From an optimization exercise on the open Yosys and OpenROAD flow, aimed at small area; shortcuts taken in it are not production practice. In this exercise RTL edits were held to simulation tests only and were not proved equivalent to the original. Power and IR drop assume default switching activity.

==> design.v <==
module M_AND(EN,IN,OUT);
parameter N = 3;  
input [N-1:0] IN;
input EN;
output OUT; 
wire OUT_temp;
wire [N-3:0] Temp;
and Ustart (Temp[0],IN[0],IN[1]);		 
genvar n;
generate 
	case (N)
		1: begin
				assign OUT_temp = IN[0];
		   end
		2: begin
				and U_single(OUT_temp,IN[0],IN[1]);
		   end
		default: begin
					assign OUT_temp = Temp[N-3]&IN[N-1];
					for (n=0; n<(N-3);n=n+1) begin : COR1 
						and U (Temp[n+1],Temp[n],IN[n+2]);
					end
				end
	endcase
endgenerate
assign OUT = (EN) ? OUT_temp : 1'b0;
endmodule
module M_OR(EN,IN,OUT);
parameter N = 3;  
input [N-1:0] IN;
input EN;
output OUT; 
wire OUT_temp;
wire [N-3:0] Temp;
or Ustart (Temp[0],IN[0],IN[1]);		 
genvar n;
generate 
	case (N)
		1: begin
				assign OUT_temp = IN[0];
		   end
		2: begin
				or U_single(OUT_temp,IN[0],IN[1]);
		   end
		default: begin
					assign OUT_temp = Temp[N-3]|IN[N-1];
					for (n=0; n<(N-3);n=n+1) begin : COR1 
						or U (Temp[n+1],Temp[n],IN[n+2]);
					end
				end
	endcase
endgenerate
assign OUT = (EN) ? OUT_temp : 1'b0;
endmodule
module M_SIDEADD #(parameter N_inputs = 3, NB_out = 3) (EN,IN,OUT);
input EN;
input [N_inputs -1:0] IN;
output [NB_out-1:0] OUT;
wire [NB_out-1:0] OUT_temp;
wire [NB_out-1:0] temp [N_inputs-1:0];
genvar n;
generate 
	case (N_inputs)
		1: begin
				assign OUT_temp = IN[0];
		   end
		2: begin
				assign OUT_temp = IN[0] + IN[1];
		   end
		default: begin
					assign temp[0] = IN[0];
					assign OUT_temp = temp[N_inputs-1][NB_out-1:0];
					for (n=1; n<(N_inputs);n=n+1) begin : TempAdd
						assign temp[n][NB_out-1:0] =  temp[n-1][NB_out-1:0] + IN[n];
					end
				end
	endcase
endgenerate
assign OUT = (EN) ? OUT_temp : 1'b0;
endmodule
module M_OR_CARRY #(parameter N = 3, N_CARRY = 2) (EN,IN,OUT,CARRY);
input [N-1:0] IN;
input EN;
output OUT;
output [N_CARRY-1:0] CARRY; 
wire OUT_temp;
wire [N-3:0] Temp;
wire [7:0] N_HIGH;
M_SIDEADD #(.N_inputs(N),.NB_out(8)) SIDEADD_CARRY(.EN(EN),.IN(IN),.OUT(N_HIGH));
or Ustart (Temp[0],IN[0],IN[1]);		 
genvar n;
generate 
	case (N)
		1: begin
				assign OUT_temp = IN[0];
		   end
		2: begin
				or U_single(OUT_temp,IN[0],IN[1]);
		   end
		default: begin
					assign OUT_temp = Temp[N-3]|IN[N-1];
					for (n=0; n<(N-3);n=n+1) begin : COR1 
						or U (Temp[n+1],Temp[n],IN[n+2]);
					end
				end
	endcase
endgenerate
assign OUT = (EN) ? OUT_temp : 1'b0;
generate 
	for (n=0; n<N_CARRY;n=n+1) begin : CARRY_THRESH 
		assign CARRY[n] = N_HIGH>n+1;
	end
endgenerate
endmodule
module NN_InputWeight_POLAR(a,alpha,SIGN_alpha,zp_pos,zp_neg);
input a,alpha,SIGN_alpha;
output zp_pos,zp_neg;
wire zp;
assign zp = a&alpha;
assign zp_pos = (SIGN_alpha) ? 1'b0 : zp;
assign zp_neg = (SIGN_alpha) ? zp : 1'b0;
endmodule
module SS_ADDSUB2_POS(CLK,INIT,IN,SIGN,OUT);
parameter N = 2;
parameter DIFFCOUNTER_SIZE = 2;
input CLK,INIT;
input [N-1:0] IN,SIGN;
output OUT;
wire INPUT_SUM_pos, INPUT_SUM_neg;
wire OUTPUT_pos, OUT;
wire COUNT_ACTIVE;
reg [DIFFCOUNTER_SIZE-1:0] DIFFCOUNT;
reg DIFFCOUNT_SIGN;
wire [DIFFCOUNTER_SIZE-1:0] DIFFCOUNT_LIMIT = 1'd0-1'd1;
wire [N-1:0] N_INPUTS_pos;
wire [N-1:0] N_INPUTS_neg;
assign INPUT_SUM_pos = (IN[0]&(~SIGN[0]))|(IN[1]&(~SIGN[1]));
assign INPUT_SUM_neg = (IN[0]&(SIGN[0]))|(IN[1]&(SIGN[1]));
assign OUTPUT_pos = INPUT_SUM_pos&(~INPUT_SUM_neg);
assign OUT = OUTPUT_pos;
endmodule
module SS_ADDSUB_CARRY_N #(parameter N=6, N_CARRY=2, DIFFCOUNTER_SIZE = 1, DIFFCOUNT_LOWERLIM = 0, OR_CALC = 2'b01, MUX_CALC = 2'b10, CALC_METHOD = OR_CALC) (CLK,INIT,IN,SIGN,R_condition,OUT,SIGN_out);
input CLK,INIT;
input [N-1:0] IN,SIGN;
input R_condition;
output reg OUT,SIGN_out;
wire INPUT_SUM_pos, INPUT_SUM_neg;
wire [N_CARRY-1:0] INPUT_CARRY_pos, INPUT_CARRY_neg;
wire OUTPUT_pos, OUTPUT_neg, OUT_temp;
reg [DIFFCOUNTER_SIZE-1:0] DIFFCOUNT;
reg DIFFCOUNT_SIGN;
wire [DIFFCOUNTER_SIZE-1:0] DIFFCOUNT_LIMIT = 1'd0-1'd1;
wire [N-1:0] N_INPUTS_pos;
wire [N-1:0] N_INPUTS_neg;
M_SIDEADD #(.N_inputs(N), .NB_out(N)) SIDEADDpos(.EN(1'b1),.IN(IN&(~SIGN)),.OUT(N_INPUTS_pos));
M_SIDEADD #(.N_inputs(N), .NB_out(N)) SIDEADDneg(.EN(1'b1),.IN(IN&(SIGN)),.OUT(N_INPUTS_neg));
wire EQUAL, INPUT_SIGN;
assign EQUAL = (N_INPUTS_pos==N_INPUTS_neg);
assign INPUT_SIGN = (R_condition) ?  (N_INPUTS_neg>=N_INPUTS_pos) : (N_INPUTS_neg>N_INPUTS_pos);
always @(posedge CLK) begin
	if (INIT) begin
		DIFFCOUNT_SIGN <= 1'b0; 
		DIFFCOUNT <= 1'b0;
	end else if (EQUAL) DIFFCOUNT <= DIFFCOUNT;
	else if ((!INPUT_SIGN)&(DIFFCOUNT_SIGN)&(DIFFCOUNT<N_INPUTS_pos)) begin  
		DIFFCOUNT_SIGN <= 1'b0;
		DIFFCOUNT <= N_INPUTS_pos; 
	end else if ((!INPUT_SIGN)&(DIFFCOUNT<DIFFCOUNT_LIMIT)&(!DIFFCOUNT_SIGN)) begin  
			DIFFCOUNT_SIGN <= DIFFCOUNT_SIGN;
			DIFFCOUNT <= DIFFCOUNT + 1'b1;
	end else if ((!INPUT_SIGN)&(!DIFFCOUNT_SIGN)) begin  
			DIFFCOUNT_SIGN <= DIFFCOUNT_SIGN;
			DIFFCOUNT <= DIFFCOUNT_LIMIT;
	end else if ((!INPUT_SIGN)&(DIFFCOUNT_SIGN)) begin  
			DIFFCOUNT_SIGN <= DIFFCOUNT_SIGN;
			DIFFCOUNT <= DIFFCOUNT - N_INPUTS_pos; 
	end else if ((INPUT_SIGN)&(!DIFFCOUNT_SIGN)&(DIFFCOUNT<N_INPUTS_neg)) begin  
			DIFFCOUNT_SIGN <= 1'b1;
			DIFFCOUNT <= N_INPUTS_neg; 
	end else if ((INPUT_SIGN)&(DIFFCOUNT<DIFFCOUNT_LIMIT)&(DIFFCOUNT_SIGN)) begin  
			DIFFCOUNT_SIGN <= DIFFCOUNT_SIGN;
			DIFFCOUNT <= DIFFCOUNT + 1'b1; 
	end else if ((INPUT_SIGN)&(DIFFCOUNT_SIGN)) begin  
			DIFFCOUNT_SIGN <= DIFFCOUNT_SIGN;
			DIFFCOUNT <= DIFFCOUNT_LIMIT; 
	end else if ((INPUT_SIGN)&(!DIFFCOUNT_SIGN)) begin  
			DIFFCOUNT_SIGN <= DIFFCOUNT_SIGN;
			DIFFCOUNT <= DIFFCOUNT - N_INPUTS_neg; 
	end else begin 
			DIFFCOUNT_SIGN <= DIFFCOUNT_SIGN;
			DIFFCOUNT <= DIFFCOUNT;
	end
end
generate
	case(CALC_METHOD)
		OR_CALC : begin
			M_OR_CARRY #(.N(N), .N_CARRY(N_CARRY)) OR_pos(.EN(1'b1),.IN(IN&(~SIGN)),.OUT(INPUT_SUM_pos),.CARRY(INPUT_CARRY_pos));
			M_OR_CARRY #(.N(N), .N_CARRY(N_CARRY)) OR_neg(.EN(1'b1),.IN(IN&(SIGN)),.OUT(INPUT_SUM_neg),.CARRY(INPUT_CARRY_neg));
		end
		MUX_CALC : begin
			M_MUX_ADD #(.N(N)) MUX_pos(.EN(1'b1),.CLK(CLK),.IN(IN&(~SIGN)),.OUT(INPUT_SUM_pos));
			M_MUX_ADD #(.N(N)) MUX_neg(.EN(1'b1),.CLK(CLK),.IN(IN&(SIGN)),.OUT(INPUT_SUM_neg));
			assign INPUT_CARRY_pos = 1'b0;
			assign INPUT_CARRY_neg = 1'b0;
		end
		default	: begin
			M_OR_CARRY #(.N(N), .N_CARRY(N_CARRY)) OR_pos(.EN(1'b1),.IN(IN&(~SIGN)),.OUT(INPUT_SUM_pos),.CARRY(INPUT_CARRY_pos));
			M_OR_CARRY #(.N(N), .N_CARRY(N_CARRY)) OR_neg(.EN(1'b1),.IN(IN&(SIGN)),.OUT(INPUT_SUM_neg),.CARRY(INPUT_CARRY_neg));
		end
	endcase
endgenerate
assign OUTPUT_pos = INPUT_SUM_pos&(~INPUT_SUM_neg);
assign OUTPUT_neg = INPUT_SUM_neg&(~INPUT_SUM_pos);
assign OUT_temp = (SIGN_out) ? (OUTPUT_neg) : (OUTPUT_pos);
genvar n;
generate 
    case (N_CARRY)
		2 : begin
			always @(posedge CLK) begin
				if (INIT) begin
					OUT <= 1'b0;
					SIGN_out <= 1'b0;
				end	else if (INPUT_CARRY_pos[1]&INPUT_CARRY_neg[1]) begin
					OUT <= 1'b0;
					SIGN_out <= 1'b0;
				end else if (INPUT_CARRY_pos[1]&(~INPUT_CARRY_neg[1])) begin
					OUT <= 1'b1;
					SIGN_out <= 1'b0;
				end else if ((~INPUT_CARRY_pos[1])&INPUT_CARRY_neg[1]) begin
					OUT <= 1'b1;
					SIGN_out <= 1'b1;
				end else if (INPUT_CARRY_pos[0]&INPUT_CARRY_neg[0]) begin
					OUT <= 1'b0;
					SIGN_out <= 1'b0;
				end else if (INPUT_CARRY_pos[0]&(~INPUT_CARRY_neg[0])) begin
					OUT <= 1'b1;
					SIGN_out <= 1'b0;
				end else if ((~INPUT_CARRY_pos[0])&INPUT_CARRY_neg[0]) begin
					OUT <= 1'b1;
					SIGN_out <= 1'b1;
				end else if (DIFFCOUNT > (DIFFCOUNT_LOWERLIM)) begin
					OUT <= OUT_temp;
					SIGN_out <= DIFFCOUNT_SIGN;
				end else begin
					OUT <= 1'b0;
					SIGN_out <= SIGN_out;
				end
			end
		end
		3 : begin
			always @(posedge CLK) begin
				if (INIT) begin
					OUT <= 1'b0;
					SIGN_out <= 1'b0;
				end	else if (INPUT_CARRY_pos[2]&INPUT_CARRY_neg[2]) begin
					OUT <= 1'b0;
					SIGN_out <= 1'b0;
				end else if (INPUT_CARRY_pos[2]&(~INPUT_CARRY_neg[2])) begin
					OUT <= 1'b1;
					SIGN_out <= 1'b0;
				end else if ((~INPUT_CARRY_pos[2])&INPUT_CARRY_neg[2]) begin
					OUT <= 1'b1;
					SIGN_out <= 1'b1;
				end	else if (INPUT_CARRY_pos[1]&INPUT_CARRY_neg[1]) begin
					OUT <= 1'b0;
					SIGN_out <= 1'b0;
				end else if (INPUT_CARRY_pos[1]&(~INPUT_CARRY_neg[1])) begin
					OUT <= 1'b1;
					SIGN_out <= 1'b0;
				end else if ((~INPUT_CARRY_pos[1])&INPUT_CARRY_neg[1]) begin
					OUT <= 1'b1;
					SIGN_out <= 1'b1;
				end else if (INPUT_CARRY_pos[0]&INPUT_CARRY_neg[0]) begin
					OUT <= 1'b0;
					SIGN_out <= 1'b0;
				end else if (INPUT_CARRY_pos[0]&(~INPUT_CARRY_neg[0])) begin
					OUT <= 1'b1;
					SIGN_out <= 1'b0;
				end else if ((~INPUT_CARRY_pos[0])&INPUT_CARRY_neg[0]) begin
					OUT <= 1'b1;
					SIGN_out <= 1'b1;
				end else if (DIFFCOUNT > (DIFFCOUNT_LOWERLIM)) begin
					OUT <= OUT_temp;
					SIGN_out <= DIFFCOUNT_SIGN;
				end else begin
					OUT <= 1'b0;
					SIGN_out <= SIGN_out;
				end
			end
		end
		4 : begin
			always @(posedge CLK) begin
				if (INIT) begin
					OUT <= 1'b0;
					SIGN_out <= 1'b0;
				end	else if (INPUT_CARRY_pos[3]&INPUT_CARRY_neg[3]) begin
					OUT <= 1'b0;
					SIGN_out <= 1'b0;
				end else if (INPUT_CARRY_pos[3]&(~INPUT_CARRY_neg[3])) begin
					OUT <= 1'b1;
					SIGN_out <= 1'b0;
				end else if ((~INPUT_CARRY_pos[3])&INPUT_CARRY_neg[3]) begin
					OUT <= 1'b1;
					SIGN_out <= 1'b1;
				end	else if (INPUT_CARRY_pos[2]&INPUT_CARRY_neg[2]) begin
					OUT <= 1'b0;
					SIGN_out <= 1'b0;
				end else if (INPUT_CARRY_pos[2]&(~INPUT_CARRY_neg[2])) begin
					OUT <= 1'b1;
					SIGN_out <= 1'b0;
				end else if ((~INPUT_CARRY_pos[2])&INPUT_CARRY_neg[2]) begin
					OUT <= 1'b1;
					SIGN_out <= 1'b1;
				end	else if (INPUT_CARRY_pos[1]&INPUT_CARRY_neg[1]) begin
					OUT <= 1'b0;
					SIGN_out <= 1'b0;
				end else if (INPUT_CARRY_pos[1]&(~INPUT_CARRY_neg[1])) begin
					OUT <= 1'b1;
					SIGN_out <= 1'b0;
				end else if ((~INPUT_CARRY_pos[1])&INPUT_CARRY_neg[1]) begin
					OUT <= 1'b1;
					SIGN_out <= 1'b1;
				end else if (INPUT_CARRY_pos[0]&INPUT_CARRY_neg[0]) begin
					OUT <= 1'b0;
					SIGN_out <= 1'b0;
				end else if (INPUT_CARRY_pos[0]&(~INPUT_CARRY_neg[0])) begin
					OUT <= 1'b1;
					SIGN_out <= 1'b0;
				end else if ((~INPUT_CARRY_pos[0])&INPUT_CARRY_neg[0]) begin
					OUT <= 1'b1;
					SIGN_out <= 1'b1;
				end else if (DIFFCOUNT > (DIFFCOUNT_LOWERLIM)) begin
					OUT <= OUT_temp;
					SIGN_out <= DIFFCOUNT_SIGN;
				end else begin
					OUT <= 1'b0;
					SIGN_out <= SIGN_out;
				end
			end
		end
		8 : begin
			always @(posedge CLK) begin
				if (INIT) begin
					OUT <= 1'b0;
					SIGN_out <= 1'b0;
				end	else if (INPUT_CARRY_pos[7]&INPUT_CARRY_neg[7]) begin
					OUT <= 1'b0;
					SIGN_out <= 1'b0;
				end else if (INPUT_CARRY_pos[7]&(~INPUT_CARRY_neg[7])) begin
					OUT <= 1'b1;
					SIGN_out <= 1'b0;
				end else if ((~INPUT_CARRY_pos[7])&INPUT_CARRY_neg[7]) begin
					OUT <= 1'b1;
					SIGN_out <= 1'b1;
				end	else if (INPUT_CARRY_pos[6]&INPUT_CARRY_neg[6]) begin
					OUT <= 1'b0;
					SIGN_out <= 1'b0;
				end else if (INPUT_CARRY_pos[6]&(~INPUT_CARRY_neg[6])) begin
					OUT <= 1'b1;
					SIGN_out <= 1'b0;
				end else if ((~INPUT_CARRY_pos[6])&INPUT_CARRY_neg[6]) begin
					OUT <= 1'b1;
					SIGN_out <= 1'b1;
				end	else if (INPUT_CARRY_pos[5]&INPUT_CARRY_neg[5]) begin
					OUT <= 1'b0;
					SIGN_out <= 1'b0;
				end else if (INPUT_CARRY_pos[5]&(~INPUT_CARRY_neg[5])) begin
					OUT <= 1'b1;
					SIGN_out <= 1'b0;
				end else if ((~INPUT_CARRY_pos[5])&INPUT_CARRY_neg[5]) begin
					OUT <= 1'b1;
					SIGN_out <= 1'b1;
				end	else if (INPUT_CARRY_pos[4]&INPUT_CARRY_neg[4]) begin
					OUT <= 1'b0;
					SIGN_out <= 1'b0;
				end else if (INPUT_CARRY_pos[4]&(~INPUT_CARRY_neg[4])) begin
					OUT <= 1'b1;
					SIGN_out <= 1'b0;
				end else if ((~INPUT_CARRY_pos[4])&INPUT_CARRY_neg[4]) begin
					OUT <= 1'b1;
					SIGN_out <= 1'b1;
				end	else if (INPUT_CARRY_pos[3]&INPUT_CARRY_neg[3]) begin
					OUT <= 1'b0;
					SIGN_out <= 1'b0;
				end else if (INPUT_CARRY_pos[3]&(~INPUT_CARRY_neg[3])) begin
					OUT <= 1'b1;
					SIGN_out <= 1'b0;
				end else if ((~INPUT_CARRY_pos[3])&INPUT_CARRY_neg[3]) begin
					OUT <= 1'b1;
					SIGN_out <= 1'b1;
				end	else if (INPUT_CARRY_pos[2]&INPUT_CARRY_neg[2]) begin
					OUT <= 1'b0;
					SIGN_out <= 1'b0;
				end else if (INPUT_CARRY_pos[2]&(~INPUT_CARRY_neg[2])) begin
					OUT <= 1'b1;
					SIGN_out <= 1'b0;
				end else if ((~INPUT_CARRY_pos[2])&INPUT_CARRY_neg[2]) begin
					OUT <= 1'b1;
					SIGN_out <= 1'b1;
				end	else if (INPUT_CARRY_pos[1]&INPUT_CARRY_neg[1]) begin
					OUT <= 1'b0;
					SIGN_out <= 1'b0;
				end else if (INPUT_CARRY_pos[1]&(~INPUT_CARRY_neg[1])) begin
					OUT <= 1'b1;
					SIGN_out <= 1'b0;
				end else if ((~INPUT_CARRY_pos[1])&INPUT_CARRY_neg[1]) begin
					OUT <= 1'b1;
					SIGN_out <= 1'b1;
				end else if (INPUT_CARRY_pos[0]&INPUT_CARRY_neg[0]) begin
					OUT <= 1'b0;
					SIGN_out <= 1'b0;
				end else if (INPUT_CARRY_pos[0]&(~INPUT_CARRY_neg[0])) begin
					OUT <= 1'b1;
					SIGN_out <= 1'b0;
				end else if ((~INPUT_CARRY_pos[0])&INPUT_CARRY_neg[0]) begin
					OUT <= 1'b1;
					SIGN_out <= 1'b1;
				end else if (DIFFCOUNT > (DIFFCOUNT_LOWERLIM)) begin
					OUT <= OUT_temp;
					SIGN_out <= DIFFCOUNT_SIGN;
				end else begin
					OUT <= 1'b0;
					SIGN_out <= SIGN_out;
				end
			end
		end
		default : begin
			always @(posedge CLK) begin
				if (INIT) begin
					OUT <= 1'b0;
					SIGN_out <= 1'b0;
				end	else if (INPUT_CARRY_pos[1]&INPUT_CARRY_neg[1]) begin
					OUT <= 1'b0;
					SIGN_out <= 1'b0;
				end else if (INPUT_CARRY_pos[1]&(~INPUT_CARRY_neg[1])) begin
					OUT <= 1'b1;
					SIGN_out <= 1'b0;
				end else if ((~INPUT_CARRY_pos[1])&INPUT_CARRY_neg[1]) begin
					OUT <= 1'b1;
					SIGN_out <= 1'b1;
				end else if (INPUT_CARRY_pos[0]&INPUT_CARRY_neg[0]) begin
					OUT <= 1'b0;
					SIGN_out <= 1'b0;
				end else if (INPUT_CARRY_pos[0]&(~INPUT_CARRY_neg[0])) begin
					OUT <= 1'b1;
					SIGN_out <= 1'b0;
				end else if ((~INPUT_CARRY_pos[0])&INPUT_CARRY_neg[0]) begin
					OUT <= 1'b1;
					SIGN_out <= 1'b1;
				end else if (DIFFCOUNT > (DIFFCOUNT_LOWERLIM)) begin
					OUT <= OUT_temp;
					SIGN_out <= DIFFCOUNT_SIGN;
				end else begin
					OUT <= 1'b0;
					SIGN_out <= SIGN_out;
				end
			end
		end
	endcase
endgenerate
endmodule
module SS_RERANDOMIZER(CLK,INIT,IN,OUT);
parameter N = 3;  
input CLK, INIT;
input IN;
output reg [N-1:0] OUT;
always @(posedge CLK) begin
	if (INIT) OUT <= 1'b0;
	else OUT <= {OUT[N-2:0],IN};
end
endmodule
module NN_ZOFFSET(CLK,INIT,z,SIGN_z,d,zd);
input CLK,INIT;
input z, SIGN_z, d;
output zd;
SS_ADDSUB2_POS ADDSUB0(.CLK(CLK), .INIT(INIT), .IN({z,d}), .SIGN({SIGN_z,1'b0}), .OUT(zd));
endmodule
module BURST(IN,OUT,INIT_STATE,CLK,EN,INIT);
parameter MEMSIZE = 6;
input IN;
input INIT_STATE;
input CLK, EN, INIT;  
output reg OUT;
reg MODE;  
reg [MEMSIZE-1:0] MEM;
wire MEMsig1,MEMsig0;
M_AND AND0(.EN(1'b1),.IN(~MEM),.OUT(MEMsig0));
defparam AND0.N = MEMSIZE;
M_AND AND1(.EN(1'b1),.IN(MEM),.OUT(MEMsig1));
defparam AND1.N = MEMSIZE;
always @(posedge CLK) begin
	if (INIT) begin 
		OUT <= INIT_STATE;
		MODE <= INIT_STATE;
		MEM <= INIT_STATE;
	end
	else if (!EN) begin  
		OUT <= OUT;
		MODE <= MODE;
		MEM <= MEM;
	end
	else if ((MODE==1'b1)&(IN==1'b1)) begin  
		OUT <= 1'b1;
		MODE <= MODE;
		MEM <= {MEM[MEMSIZE-2:0],IN};
	end 
	else if ((MODE==1'b0)&(IN==1'b0)) begin  
		OUT <= 1'b0;
		MODE <= MODE;
		MEM <= {MEM[MEMSIZE-2:0],IN};
	end
	else if ((MODE==1'b1)&(IN==1'b0)&(MEMsig0==1'b0)) begin  
		OUT <= 1'b1;
		MODE <= MODE;
		MEM <= {MEM[MEMSIZE-2:0],IN};
	end
	else if ((MODE==1'b0)&(IN==1'b1)&(MEMsig1==1'b0)) begin  
		OUT <= 1'b0;
		MODE <= MODE;
		MEM <= {MEM[MEMSIZE-2:0],IN};
	end
	else if ((MODE==1'b1)&(IN==1'b0)&(MEMsig0==1'b1)) begin  
		OUT <= 1'b0;
		MODE <= 1'b0;
		MEM <= {MEM[MEMSIZE-2:0],IN};
	end
	else if ((MODE==1'b0)&(IN==1'b1)&(MEMsig1==1'b1)) begin  
		OUT <= 1'b1;
		MODE <= 1'b1;
		MEM <= {MEM[MEMSIZE-2:0],IN};
	end
end
endmodule
module NN_BGCluster(IN,OUT,INIT_STATE,CLK,INIT);
parameter MEMSIZE = 16;
parameter Ngates = 3;
input IN;
input INIT_STATE;
input CLK, INIT;
output reg OUT;
wire [Ngates-1:0] OUTburst; 
wire CLK0,CLK1,CLK2;
reg [2:0] CLKcounter;
assign CLK0 = (CLKcounter == 3'd0);
assign CLK1 = (CLKcounter == 3'd1);
assign CLK2 = (CLKcounter == 3'd2);
BURST BURST0(.IN(IN),.OUT(OUTburst[0]),.INIT_STATE(INIT_STATE),.CLK(CLK),.EN(CLK0),.INIT(INIT));
defparam BURST0.MEMSIZE = MEMSIZE;
BURST BURST1(.IN(IN),.OUT(OUTburst[1]),.INIT_STATE(INIT_STATE),.CLK(CLK),.EN(CLK1),.INIT(INIT));
defparam BURST1.MEMSIZE = MEMSIZE;
BURST BURST2(.IN(IN),.OUT(OUTburst[2]),.INIT_STATE(INIT_STATE),.CLK(CLK),.EN(CLK2),.INIT(INIT));
defparam BURST2.MEMSIZE = MEMSIZE;
always @(posedge CLK) begin
	if (INIT) CLKcounter <= 1'd0;
	else if (CLKcounter > (Ngates-1)) CLKcounter <= 1'd0;
	else CLKcounter <= CLKcounter + 1'b1;
end
always @(posedge CLK) begin
	if (INIT) OUT <= INIT_STATE;
	else if (OUTburst[0]&OUTburst[1]&OUTburst[2]) OUT <= 1'b1;
	else if (~OUTburst[0]&~OUTburst[1]&~OUTburst[2]) OUT <= 1'b0;
	else OUT <= OUT;
end
endmodule
module NN_BGPRIME(z,zp,CLK,INIT);
parameter MEMSIZE = 6;
input z;
input CLK, INIT;
output wire zp;
reg zp_temp;
reg [MEMSIZE-1:0] MEM;
wire [4-1:0] MEM_SUM;
M_SIDEADD SIDEADD0(.EN(1'b1),.IN(MEM),.OUT(MEM_SUM));
defparam SIDEADD0.N_inputs = MEMSIZE;
defparam SIDEADD0.NB_out = 4;
always @(posedge CLK) begin
	if (INIT) begin 
		zp_temp <= 1'b0;
		MEM <= 1'b0;
	end
	else if (MEM_SUM<8'd3) begin
		zp_temp <= 1'b0;
		MEM <= {MEM[MEMSIZE-2:0],z};
	end
	else if (MEM_SUM>8'd5) begin
		zp_temp <= 1'b0;
		MEM <= {MEM[MEMSIZE-2:0],z};
	end
	else begin  
		zp_temp <= 1'b1;
		MEM <= {MEM[MEMSIZE-2:0],z};
	end
end
assign zp = zp_temp;
endmodule
module NN_NODE_BGPOLAR(a,alpha,beta,SIGN_alpha,SIGN_beta,z,a_out,d,INIT_STATE,r,CLK,INIT);
parameter ACT_F_BGCLUSTER = 3'b001,ACT_F_BG = 3'b010,ACT_F_RELU = 3'b100 ;
parameter ACT_F = ACT_F_BGCLUSTER;
parameter N = 4;
parameter MEMSIZE = 3;
input CLK, INIT;
input [N-1:0] a,alpha;
input [N-1:0] SIGN_alpha;
input SIGN_beta;
input beta;
input d;
input INIT_STATE;
input r;
output a_out,z;
wire [N-1:0] zp_pos;
wire [N-1:0] zp_neg;
wire z_pos,z_neg,z_temp,SIGN_z;
genvar n;
generate 
	for (n=0; n<N;n=n+1) begin : NN0
		NN_InputWeight_POLAR NN (.a(a[n]),.alpha(alpha[n]),.SIGN_alpha(SIGN_alpha[n]), .zp_pos(zp_pos[n]), .zp_neg(zp_neg[n]));
	end
endgenerate
M_OR OR0_pos(.EN(1'b1),.IN({zp_pos,beta&(~SIGN_beta)}),.OUT(z_pos));
defparam OR0_pos.N = N+1;
M_OR OR0_neg(.EN(1'b1),.IN({zp_neg,beta&(SIGN_beta)}),.OUT(z_neg));
defparam OR0_neg.N = N+1;
SS_ADDSUB_CARRY_N #(.N(N+1), .N_CARRY(2), .DIFFCOUNTER_SIZE(2), .DIFFCOUNT_LOWERLIM(1)) ADDSUB0(.CLK(CLK),.INIT(INIT),.IN({a&alpha,beta}),.SIGN({SIGN_alpha,SIGN_beta}),.R_condition(r),.OUT(z_temp),.SIGN_out(SIGN_z));
NN_ZOFFSET NN_ZOFFSET0(.CLK(CLK),.INIT(INIT),.z(z_temp),.SIGN_z(SIGN_z),.d(d),.zd(z));
generate
	case(ACT_F)
		ACT_F_BGCLUSTER : begin  
			NN_BGCluster BURST0(.IN(z),.OUT(a_out),.INIT_STATE(INIT_STATE),.CLK(CLK),.INIT(INIT));
			defparam BURST0.MEMSIZE = MEMSIZE;
		end 
		ACT_F_BG : begin  
			BURST BURST0(.IN(z),.OUT(a_out),.CLK(CLK),.EN(1'b1),.INIT_STATE(INIT_STATE),.INIT(INIT));
		end
		ACT_F_RELU : begin  
			NN_ReLU NN_ReLU0(.z(z), .SIGN_z(SIGN_z), .a(a_out), .CLK(CLK), .INIT(INIT));
		end
		default : begin  
			NN_BGCluster BURST0(.IN(z),.OUT(a_out),.INIT_STATE(INIT_STATE),.CLK(CLK),.INIT(INIT));
			defparam BURST0.MEMSIZE = MEMSIZE;
		end
	endcase
endgenerate
endmodule
module FULLCONNBLOCK_L2(
	a_input,
	a_MEM_ACTIVE,
	alpha_j_0, alpha_j_1, alpha_j_2, alpha_j_3, alpha_j_4, alpha_j_5, alpha_j_6, alpha_j_7, alpha_j_8, alpha_j_9, alpha_j_10, alpha_j_11, alpha_j_12, alpha_j_13, alpha_j_14, alpha_j_15,
	beta,
	SIGN_alpha_j_0, SIGN_alpha_j_1, SIGN_alpha_j_2, SIGN_alpha_j_3, SIGN_alpha_j_4, SIGN_alpha_j_5, SIGN_alpha_j_6, SIGN_alpha_j_7, SIGN_alpha_j_8, SIGN_alpha_j_9, SIGN_alpha_j_10, SIGN_alpha_j_11, SIGN_alpha_j_12, SIGN_alpha_j_13, SIGN_alpha_j_14, SIGN_alpha_j_15,
	SIGN_beta,
	z,
	zp,
	a_out,
	R_FPsource, zeroCenterSource,
	CLK, INIT, CLK_TRAINING_flag
);
parameter MEMSIZE = 3;
parameter DP_in = 8;
parameter DP_out = 16;
input wire [16 - 1:0] a_input;
input wire [16-1:0] a_MEM_ACTIVE;
input wire [16-1:0] alpha_j_0, alpha_j_1, alpha_j_2, alpha_j_3, alpha_j_4, alpha_j_5, alpha_j_6, alpha_j_7, alpha_j_8, alpha_j_9, alpha_j_10, alpha_j_11, alpha_j_12, alpha_j_13, alpha_j_14, alpha_j_15;
input wire [16-1:0] beta;
input wire [16-1:0] SIGN_alpha_j_0, SIGN_alpha_j_1, SIGN_alpha_j_2, SIGN_alpha_j_3, SIGN_alpha_j_4, SIGN_alpha_j_5, SIGN_alpha_j_6, SIGN_alpha_j_7, SIGN_alpha_j_8, SIGN_alpha_j_9, SIGN_alpha_j_10, SIGN_alpha_j_11, SIGN_alpha_j_12, SIGN_alpha_j_13, SIGN_alpha_j_14, SIGN_alpha_j_15;
input wire [16-1:0] SIGN_beta;
input wire R_FPsource, zeroCenterSource;
input wire CLK, INIT, CLK_TRAINING_flag;
output wire [16-1:0] z;
output wire [16-1:0] zp;
output wire [16-1:0] a_out;
wire [16-1:0] zeroCenter, R_FP;
SS_RERANDOMIZER RERANDOMIZER_zC(.CLK(CLK), .INIT(INIT), .IN(zeroCenterSource), .OUT(zeroCenter));
defparam RERANDOMIZER_zC.N = 16; 
SS_RERANDOMIZER RERANDOMIZER_FP(.CLK(CLK), .INIT(INIT), .IN(R_FPsource), .OUT(R_FP));
defparam RERANDOMIZER_FP.N = 16; 
NN_NODE_BGPOLAR NODE_0(.a(a_input), .alpha(alpha_j_0), .beta(beta[0]), .SIGN_alpha(SIGN_alpha_j_0), .SIGN_beta(SIGN_beta[0]), .z(z[0]), .d(zeroCenter[0]), .r(R_FP[0]), .a_out(a_out[0]), .INIT_STATE(a_MEM_ACTIVE[0]), .CLK(CLK), .INIT(INIT | CLK_TRAINING_flag));  
NN_NODE_BGPOLAR NODE_1(.a(a_input), .alpha(alpha_j_1), .beta(beta[1]), .SIGN_alpha(SIGN_alpha_j_1), .SIGN_beta(SIGN_beta[1]), .z(z[1]), .d(zeroCenter[1]), .r(R_FP[1]), .a_out(a_out[1]), .INIT_STATE(a_MEM_ACTIVE[1]), .CLK(CLK), .INIT(INIT | CLK_TRAINING_flag));  
NN_NODE_BGPOLAR NODE_2(.a(a_input), .alpha(alpha_j_2), .beta(beta[2]), .SIGN_alpha(SIGN_alpha_j_2), .SIGN_beta(SIGN_beta[2]), .z(z[2]), .d(zeroCenter[2]), .r(R_FP[2]), .a_out(a_out[2]), .INIT_STATE(a_MEM_ACTIVE[2]), .CLK(CLK), .INIT(INIT | CLK_TRAINING_flag));  
NN_NODE_BGPOLAR NODE_3(.a(a_input), .alpha(alpha_j_3), .beta(beta[3]), .SIGN_alpha(SIGN_alpha_j_3), .SIGN_beta(SIGN_beta[3]), .z(z[3]), .d(zeroCenter[3]), .r(R_FP[3]), .a_out(a_out[3]), .INIT_STATE(a_MEM_ACTIVE[3]), .CLK(CLK), .INIT(INIT | CLK_TRAINING_flag));  
NN_NODE_BGPOLAR NODE_4(.a(a_input), .alpha(alpha_j_4), .beta(beta[4]), .SIGN_alpha(SIGN_alpha_j_4), .SIGN_beta(SIGN_beta[4]), .z(z[4]), .d(zeroCenter[4]), .r(R_FP[4]), .a_out(a_out[4]), .INIT_STATE(a_MEM_ACTIVE[4]), .CLK(CLK), .INIT(INIT | CLK_TRAINING_flag));  
NN_NODE_BGPOLAR NODE_5(.a(a_input), .alpha(alpha_j_5), .beta(beta[5]), .SIGN_alpha(SIGN_alpha_j_5), .SIGN_beta(SIGN_beta[5]), .z(z[5]), .d(zeroCenter[5]), .r(R_FP[5]), .a_out(a_out[5]), .INIT_STATE(a_MEM_ACTIVE[5]), .CLK(CLK), .INIT(INIT | CLK_TRAINING_flag));  
NN_NODE_BGPOLAR NODE_6(.a(a_input), .alpha(alpha_j_6), .beta(beta[6]), .SIGN_alpha(SIGN_alpha_j_6), .SIGN_beta(SIGN_beta[6]), .z(z[6]), .d(zeroCenter[6]), .r(R_FP[6]), .a_out(a_out[6]), .INIT_STATE(a_MEM_ACTIVE[6]), .CLK(CLK), .INIT(INIT | CLK_TRAINING_flag));  
NN_NODE_BGPOLAR NODE_7(.a(a_input), .alpha(alpha_j_7), .beta(beta[7]), .SIGN_alpha(SIGN_alpha_j_7), .SIGN_beta(SIGN_beta[7]), .z(z[7]), .d(zeroCenter[7]), .r(R_FP[7]), .a_out(a_out[7]), .INIT_STATE(a_MEM_ACTIVE[7]), .CLK(CLK), .INIT(INIT | CLK_TRAINING_flag));  
NN_NODE_BGPOLAR NODE_8(.a(a_input), .alpha(alpha_j_8), .beta(beta[8]), .SIGN_alpha(SIGN_alpha_j_8), .SIGN_beta(SIGN_beta[8]), .z(z[8]), .d(zeroCenter[8]), .r(R_FP[8]), .a_out(a_out[8]), .INIT_STATE(a_MEM_ACTIVE[8]), .CLK(CLK), .INIT(INIT | CLK_TRAINING_flag));  
NN_NODE_BGPOLAR NODE_9(.a(a_input), .alpha(alpha_j_9), .beta(beta[9]), .SIGN_alpha(SIGN_alpha_j_9), .SIGN_beta(SIGN_beta[9]), .z(z[9]), .d(zeroCenter[9]), .r(R_FP[9]), .a_out(a_out[9]), .INIT_STATE(a_MEM_ACTIVE[9]), .CLK(CLK), .INIT(INIT | CLK_TRAINING_flag));  
NN_NODE_BGPOLAR NODE_10(.a(a_input), .alpha(alpha_j_10), .beta(beta[10]), .SIGN_alpha(SIGN_alpha_j_10), .SIGN_beta(SIGN_beta[10]), .z(z[10]), .d(zeroCenter[10]), .r(R_FP[10]), .a_out(a_out[10]), .INIT_STATE(a_MEM_ACTIVE[10]), .CLK(CLK), .INIT(INIT | CLK_TRAINING_flag));  
NN_NODE_BGPOLAR NODE_11(.a(a_input), .alpha(alpha_j_11), .beta(beta[11]), .SIGN_alpha(SIGN_alpha_j_11), .SIGN_beta(SIGN_beta[11]), .z(z[11]), .d(zeroCenter[11]), .r(R_FP[11]), .a_out(a_out[11]), .INIT_STATE(a_MEM_ACTIVE[11]), .CLK(CLK), .INIT(INIT | CLK_TRAINING_flag));  
NN_NODE_BGPOLAR NODE_12(.a(a_input), .alpha(alpha_j_12), .beta(beta[12]), .SIGN_alpha(SIGN_alpha_j_12), .SIGN_beta(SIGN_beta[12]), .z(z[12]), .d(zeroCenter[12]), .r(R_FP[12]), .a_out(a_out[12]), .INIT_STATE(a_MEM_ACTIVE[12]), .CLK(CLK), .INIT(INIT | CLK_TRAINING_flag));  
NN_NODE_BGPOLAR NODE_13(.a(a_input), .alpha(alpha_j_13), .beta(beta[13]), .SIGN_alpha(SIGN_alpha_j_13), .SIGN_beta(SIGN_beta[13]), .z(z[13]), .d(zeroCenter[13]), .r(R_FP[13]), .a_out(a_out[13]), .INIT_STATE(a_MEM_ACTIVE[13]), .CLK(CLK), .INIT(INIT | CLK_TRAINING_flag));  
NN_NODE_BGPOLAR NODE_14(.a(a_input), .alpha(alpha_j_14), .beta(beta[14]), .SIGN_alpha(SIGN_alpha_j_14), .SIGN_beta(SIGN_beta[14]), .z(z[14]), .d(zeroCenter[14]), .r(R_FP[14]), .a_out(a_out[14]), .INIT_STATE(a_MEM_ACTIVE[14]), .CLK(CLK), .INIT(INIT | CLK_TRAINING_flag));  
NN_NODE_BGPOLAR NODE_15(.a(a_input), .alpha(alpha_j_15), .beta(beta[15]), .SIGN_alpha(SIGN_alpha_j_15), .SIGN_beta(SIGN_beta[15]), .z(z[15]), .d(zeroCenter[15]), .r(R_FP[15]), .a_out(a_out[15]), .INIT_STATE(a_MEM_ACTIVE[15]), .CLK(CLK), .INIT(INIT | CLK_TRAINING_flag));  
defparam NODE_0.N = 16;
defparam NODE_0.MEMSIZE = MEMSIZE;
defparam NODE_1.N = 16;
defparam NODE_1.MEMSIZE = MEMSIZE;
defparam NODE_2.N = 16;
defparam NODE_2.MEMSIZE = MEMSIZE;
defparam NODE_3.N = 16;
defparam NODE_3.MEMSIZE = MEMSIZE;
defparam NODE_4.N = 16;
defparam NODE_4.MEMSIZE = MEMSIZE;
defparam NODE_5.N = 16;
defparam NODE_5.MEMSIZE = MEMSIZE;
defparam NODE_6.N = 16;
defparam NODE_6.MEMSIZE = MEMSIZE;
defparam NODE_7.N = 16;
defparam NODE_7.MEMSIZE = MEMSIZE;
defparam NODE_8.N = 16;
defparam NODE_8.MEMSIZE = MEMSIZE;
defparam NODE_9.N = 16;
defparam NODE_9.MEMSIZE = MEMSIZE;
defparam NODE_10.N = 16;
defparam NODE_10.MEMSIZE = MEMSIZE;
defparam NODE_11.N = 16;
defparam NODE_11.MEMSIZE = MEMSIZE;
defparam NODE_12.N = 16;
defparam NODE_12.MEMSIZE = MEMSIZE;
defparam NODE_13.N = 16;
defparam NODE_13.MEMSIZE = MEMSIZE;
defparam NODE_14.N = 16;
defparam NODE_14.MEMSIZE = MEMSIZE;
defparam NODE_15.N = 16;
defparam NODE_15.MEMSIZE = MEMSIZE;
NN_BGPRIME BGPRIME_0(.z(z[0]), .zp(zp[0]), .CLK(CLK), .INIT(INIT));
NN_BGPRIME BGPRIME_1(.z(z[1]), .zp(zp[1]), .CLK(CLK), .INIT(INIT));
NN_BGPRIME BGPRIME_2(.z(z[2]), .zp(zp[2]), .CLK(CLK), .INIT(INIT));
NN_BGPRIME BGPRIME_3(.z(z[3]), .zp(zp[3]), .CLK(CLK), .INIT(INIT));
NN_BGPRIME BGPRIME_4(.z(z[4]), .zp(zp[4]), .CLK(CLK), .INIT(INIT));
NN_BGPRIME BGPRIME_5(.z(z[5]), .zp(zp[5]), .CLK(CLK), .INIT(INIT));
NN_BGPRIME BGPRIME_6(.z(z[6]), .zp(zp[6]), .CLK(CLK), .INIT(INIT));
NN_BGPRIME BGPRIME_7(.z(z[7]), .zp(zp[7]), .CLK(CLK), .INIT(INIT));
NN_BGPRIME BGPRIME_8(.z(z[8]), .zp(zp[8]), .CLK(CLK), .INIT(INIT));
NN_BGPRIME BGPRIME_9(.z(z[9]), .zp(zp[9]), .CLK(CLK), .INIT(INIT));
NN_BGPRIME BGPRIME_10(.z(z[10]), .zp(zp[10]), .CLK(CLK), .INIT(INIT));
NN_BGPRIME BGPRIME_11(.z(z[11]), .zp(zp[11]), .CLK(CLK), .INIT(INIT));
NN_BGPRIME BGPRIME_12(.z(z[12]), .zp(zp[12]), .CLK(CLK), .INIT(INIT));
NN_BGPRIME BGPRIME_13(.z(z[13]), .zp(zp[13]), .CLK(CLK), .INIT(INIT));
NN_BGPRIME BGPRIME_14(.z(z[14]), .zp(zp[14]), .CLK(CLK), .INIT(INIT));
NN_BGPRIME BGPRIME_15(.z(z[15]), .zp(zp[15]), .CLK(CLK), .INIT(INIT));
endmodule
==> run.sh <==
#!/bin/bash
# synth_recipe.tcl (not shown) runs the flow's synth.tcl, then flattens the netlist and writes it again
# the make line also repeats each setting of config.mk as NAME=value (left out here)
make -C /OpenROAD-flow-scripts/flow DESIGN_CONFIG=/design/flow/config.mk WORK_HOME=/design/flow/orfs CLKGATE_MAP_FILE= SYNTH_SCRIPT=/design/flow/synth_recipe.tcl finish
==> config.mk <==
export PLATFORM = sky130hd
export DESIGN_NAME = FULLCONNBLOCK_L2
export DESIGN_NICKNAME = FULLCONNBLOCK_L2
export VERILOG_FILES = /design/flow/design.v
export SDC_FILE = /design/flow/constraint.sdc
export NUM_CORES = 4
export LEC_CHECK = 0
export CAP_MARGIN = 20
export CORE_MARGIN = 2
export CORE_UTILIZATION = 40
export SLEW_MARGIN = 20
==> constraint.sdc <==
create_clock -name core_clock -period 10.0 [get_ports {CLK}]
set_input_delay 2.0000 -clock core_clock [delete_from_list [all_inputs] [get_ports {CLK}]]
set_output_delay 2.0000 -clock core_clock [all_outputs]
set_load 0.01 [all_outputs]
pdn.png
The bar under the picture is 100 µm long. Pins as bars on the die edge.
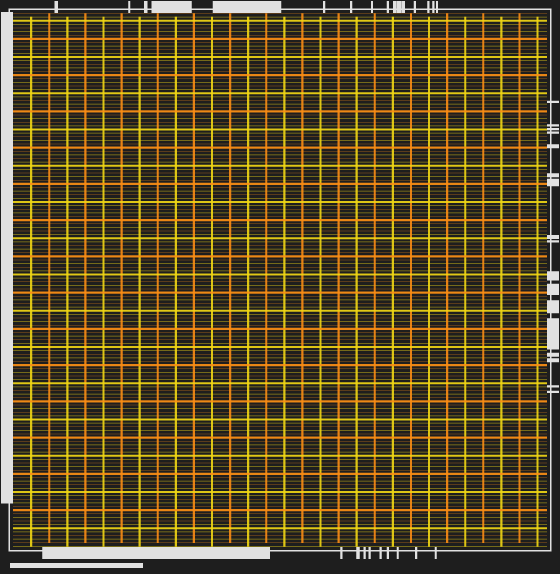
- orange: VDD
- yellow: VSS
- met4 straps: 29
- met1 rails: 148
Die Ht: 405 µm
die width: 405 µm
Worst IR Drop VDD: 135 µV
Core Box Area: 0.160 mm²

cell_classes.png
Fill, decap, tap and diode cells in grey.
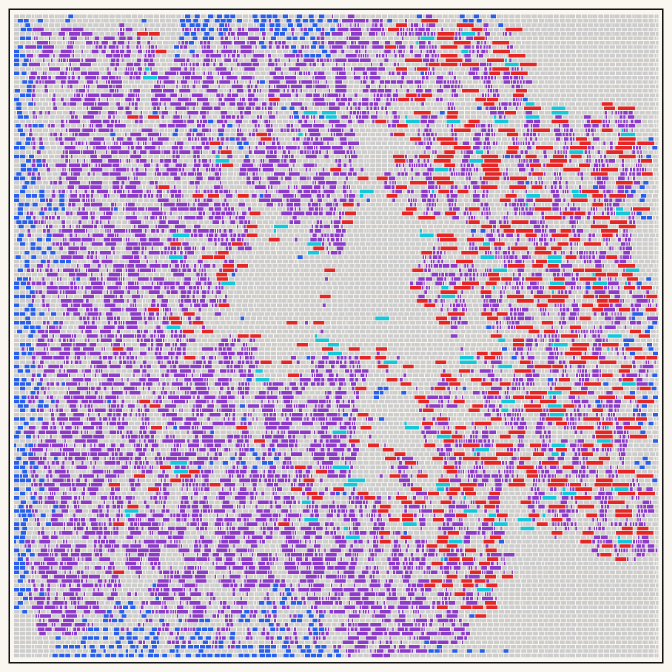
- red: flops (cells 527; share of their area 17%)
- cyan: clock drivers and dummy loads (cells 126; share of their area 3.3%)
- purple: all other logic (cells 6,451; share of their area 71%)
- blue: other buffers and delay cells (cells 667; share of their area 9.0%)
final instance area: 0.0751 mm²
fin util: 46.9%
Seq area share: 16.2%

==> results.tsv <==
metric	value	unit
rsz0062_at_grt	false	
largest_registers	RERANDOMIZER_zC.OUT x16, RERANDOMIZER_FP.OUT x15	
layout_min_cycle_time	7850	ps
grt_max_degree	115	
antenna_found_initial	41	
cts.clk_slew.worst_paths	50	ps
syn-mean-instance-area	8.99	µm²
swShare	44.1	%
critical_path_peak_fanout	20	
yosysUniqueCellTypes	91	
area_growth	16.7	%
power_frac_seq	19.9	%
drive_above_1_share	3.23	%
syn-cell-area	0.0644	mm²
synth.area.top_cells	fa_1 (23%), ha_1 (16%), dfxtp_1 (11%)	
synth.most_common_cell	inv_1	
crit_chain	buf_2 -> buf_4 -> nand2_1 -> or2_2 -> inv_1 -> ha_1 -> inv_1 -> fa_1 -> fa_1 -> fa_1 -> inv_1 -> fa_1 -> ha_1 -> fa_1 -> xnor2_1 -> ha_1 -> nand2_1 -> or2_2 -> o221ai_1 -> nor4bb_1 -> a21oi_1 -> o311ai_0 -> o22ai_1	
slowest_delay	570	ps
final_antenna_net_count	0	
synth_nets	9344	
maxSlewViolCount	0	
start_kind	input port	
setup_tns	0	ps
vias	52800	
status	complete, no violations	
synthArstFlopShare	0	%
cts_sinks	527	
ctsLongestPathBuffers	3	
synth-edff-count	160	
drtIter0Drc	3496	
cts_resized	0	
maxCapViolations	0	
die_area	0.164	mm²
setup_viol	0	
cts_inserted_buffers	69	
end_kind	register	
arrival	8430	ps
postCtsSetupBuffers	0	
root_buffer	clkbuf_16	
cp_slowest_cell	o221ai_1	
wl	197000	µm
numPortBuffers	628	
critical_path_class	in2reg	
pwr_density_cell	181	mW/mm²
switchingPower	6010	µW
yosys-top-cells-count	inv_1 (1,226), ha_1 (848), fa_1 (752)	
drc	0	
synth_cells	7163	
clk_latency	660	ps
yosys.area.top_type	fa_1	
final_nets	9897	
synth_top_area_share	23.4	%
regMostFlops	RERANDOMIZER_zC.OUT	
max_freq	0.127	GHz
final_common_cell	inv_1	
hold_class	reg2reg	
rrSetupSlack	7350	ps
final_cell_mix	inv_1 (1,226), ha_1 (848), fa_1 (752), clkdlybuf4s50_1 (611), nand2_1 (463)	
pin_count	629	
worst_pin_slew	1190	ps
timing.critical_path.buf_inv	5	
ys_seq_elements	527	
htreeDepth	3	
cts_tree	done	
fin_total_pwr	13600	µW
ys.flop_type	dfxtp_1	
via_per_inst	5.30	
hold_viol	0	
yosysWarnings	8	
drtPass1Iterations	6	
grt_pass1_wl	304000	µm
clkPwrFrac	19.3	%
period_share	78.5	%
required	10580	ps
cp_common_cell	fa_1	
post-dp-hpwl	166000	µm
largest_reg_flops	16	
critPathTopFamily	adder cells	
synth-seq-area-share	18.9	%
total_leakage_power	0.0364	µW
slew_headroom	20.7	%
ctsHoldBuffers	0	
p_int	7610	µW
wl_per_cell	19.8	µm
grtUsageTotal	23.8	%
grt_pass1_vias	53700	
combPwrFrac	60.7	%
overflow	0	
routabilityCongestion	0.982	
num_rows	147	
start_util	40.2	%
fin_skew	28.4	ps
[final cells by class]
class | count | area [µm²]
fill | 15300 | 85100
multi-input combinational | 5223 | 46700
sequential | 527 | 12200
timing repair buffer | 667 | 6530
inverter | 1228 | 4610
tap | 2160 | 2700
clock buffer | 97 | 1990
clock inverter | 29 | 385
antenna | 19 | 47.5
[through the flow]
stage | util [%] | area (µm²) | instances | setup slack, ps | hold slack [ps]
4_1_cts | 46.9 | 75100 | 9931 | 2280 | 438
2_1_floorplan | - | 64400 | 7163 | 2180 | 414
3_3_place_gp | 45.4 | 72700 | 9805 | 1710 | 422
3_5_place_dp | 45.4 | 72700 | 9805 | 1570 | 425
5_1_grt | 46.9 | 75100 | 9942 | 1880 | 459
6_report | 46.9 | 75100 | 9950 | 2150 | 434
[routing by layer]
layer  vias to the layer above  wire length (µm)  track usage, %  share of wire, %
met3                       312             14100            4.66               7.2
li1                      25100                 -               -                 -
met2                      1645             88400            38.3                45
met5                         -               165               0             0.084
met1                     25700             86600            31.7                44
met4                        26              7500            8.90               3.8
[cells by family after synthesis]
| logic type | count (synthesis) | synth area share (%) |
|---|---|---|
| muxes | 91 | 1.47 |
| adders and majority gates | 1600 | 39.9 |
| DFF | 527 | 18.9 |
| AOI/OAI and AO/OA | 1035 | 10.0 |
| xor gates and xnor gates | 88 | 1.20 |
| buffers and inverters | 1413 | 8.59 |
| and+or+nand+nor | 2409 | 20.0 |
[power groups by stage]
stage	combinational, µW	sequential [µW]	clock, µW
after floorplan	6140	2670	0
after global placement	7920	2760	0
after detailed placement	8190	2760	0
after CTS	8240	2720	2730
after global routing	9420	2760	2800
final	8270	2720	2630
[final timing paths]
| path | depth (start not counted) | start | endpoint |
|---|---|---|---|
| worst max-delay path | 23 | a_input[0] | NODE_10.ADDSUB0.DIFFCOUNT[1] |
| worst min-delay path | 1 | RERANDOMIZER_FP.OUT[3] | RERANDOMIZER_FP.OUT[4] |
| worst max register to register | 9 | BGPRIME_14.MEM[0] | BGPRIME_14.zp_temp |
| worst min register to register | 1 | RERANDOMIZER_FP.OUT[3] | RERANDOMIZER_FP.OUT[4] |
[worst reg2reg max path, stage by stage (launching register included)]
cell     delay (ps)
dfxtp_1         330
fa_1            540
inv_1            50
fa_1            470
inv_1            40
ha_1            180
fa_1            490
nand2_1          50
mux2_2          250
nor2_1          160

what the ideal ports hide:
No port has a modelled driver above. Below, the same layout with a new extraction and two added sets of constraints.
Step 1 assumes that a clkbuf_16 drives the clock port and a buf_2 every other input.
Step 2, shift: input delay + t, output delay - t, t = (earliest + latest rising clock arrival at the registers) / 2. This alone moves slack from input paths to output paths.
Three values: ideal, step 1, step 2; two values: the first two.
shift t [ns]: 0.737
setup slack, ns: 2.148 / 2.215 / 1.478
worst register clock-pin slew, ns: 0.07 / 0.07
worst data-port slew with drivers (ns): 0.19
cell pins on the clock port's net: 1
After both steps setup and hold are still met in this run. The setup slack of this run moves by +0.067 ns with the drivers and by -0.670 ns with both steps.
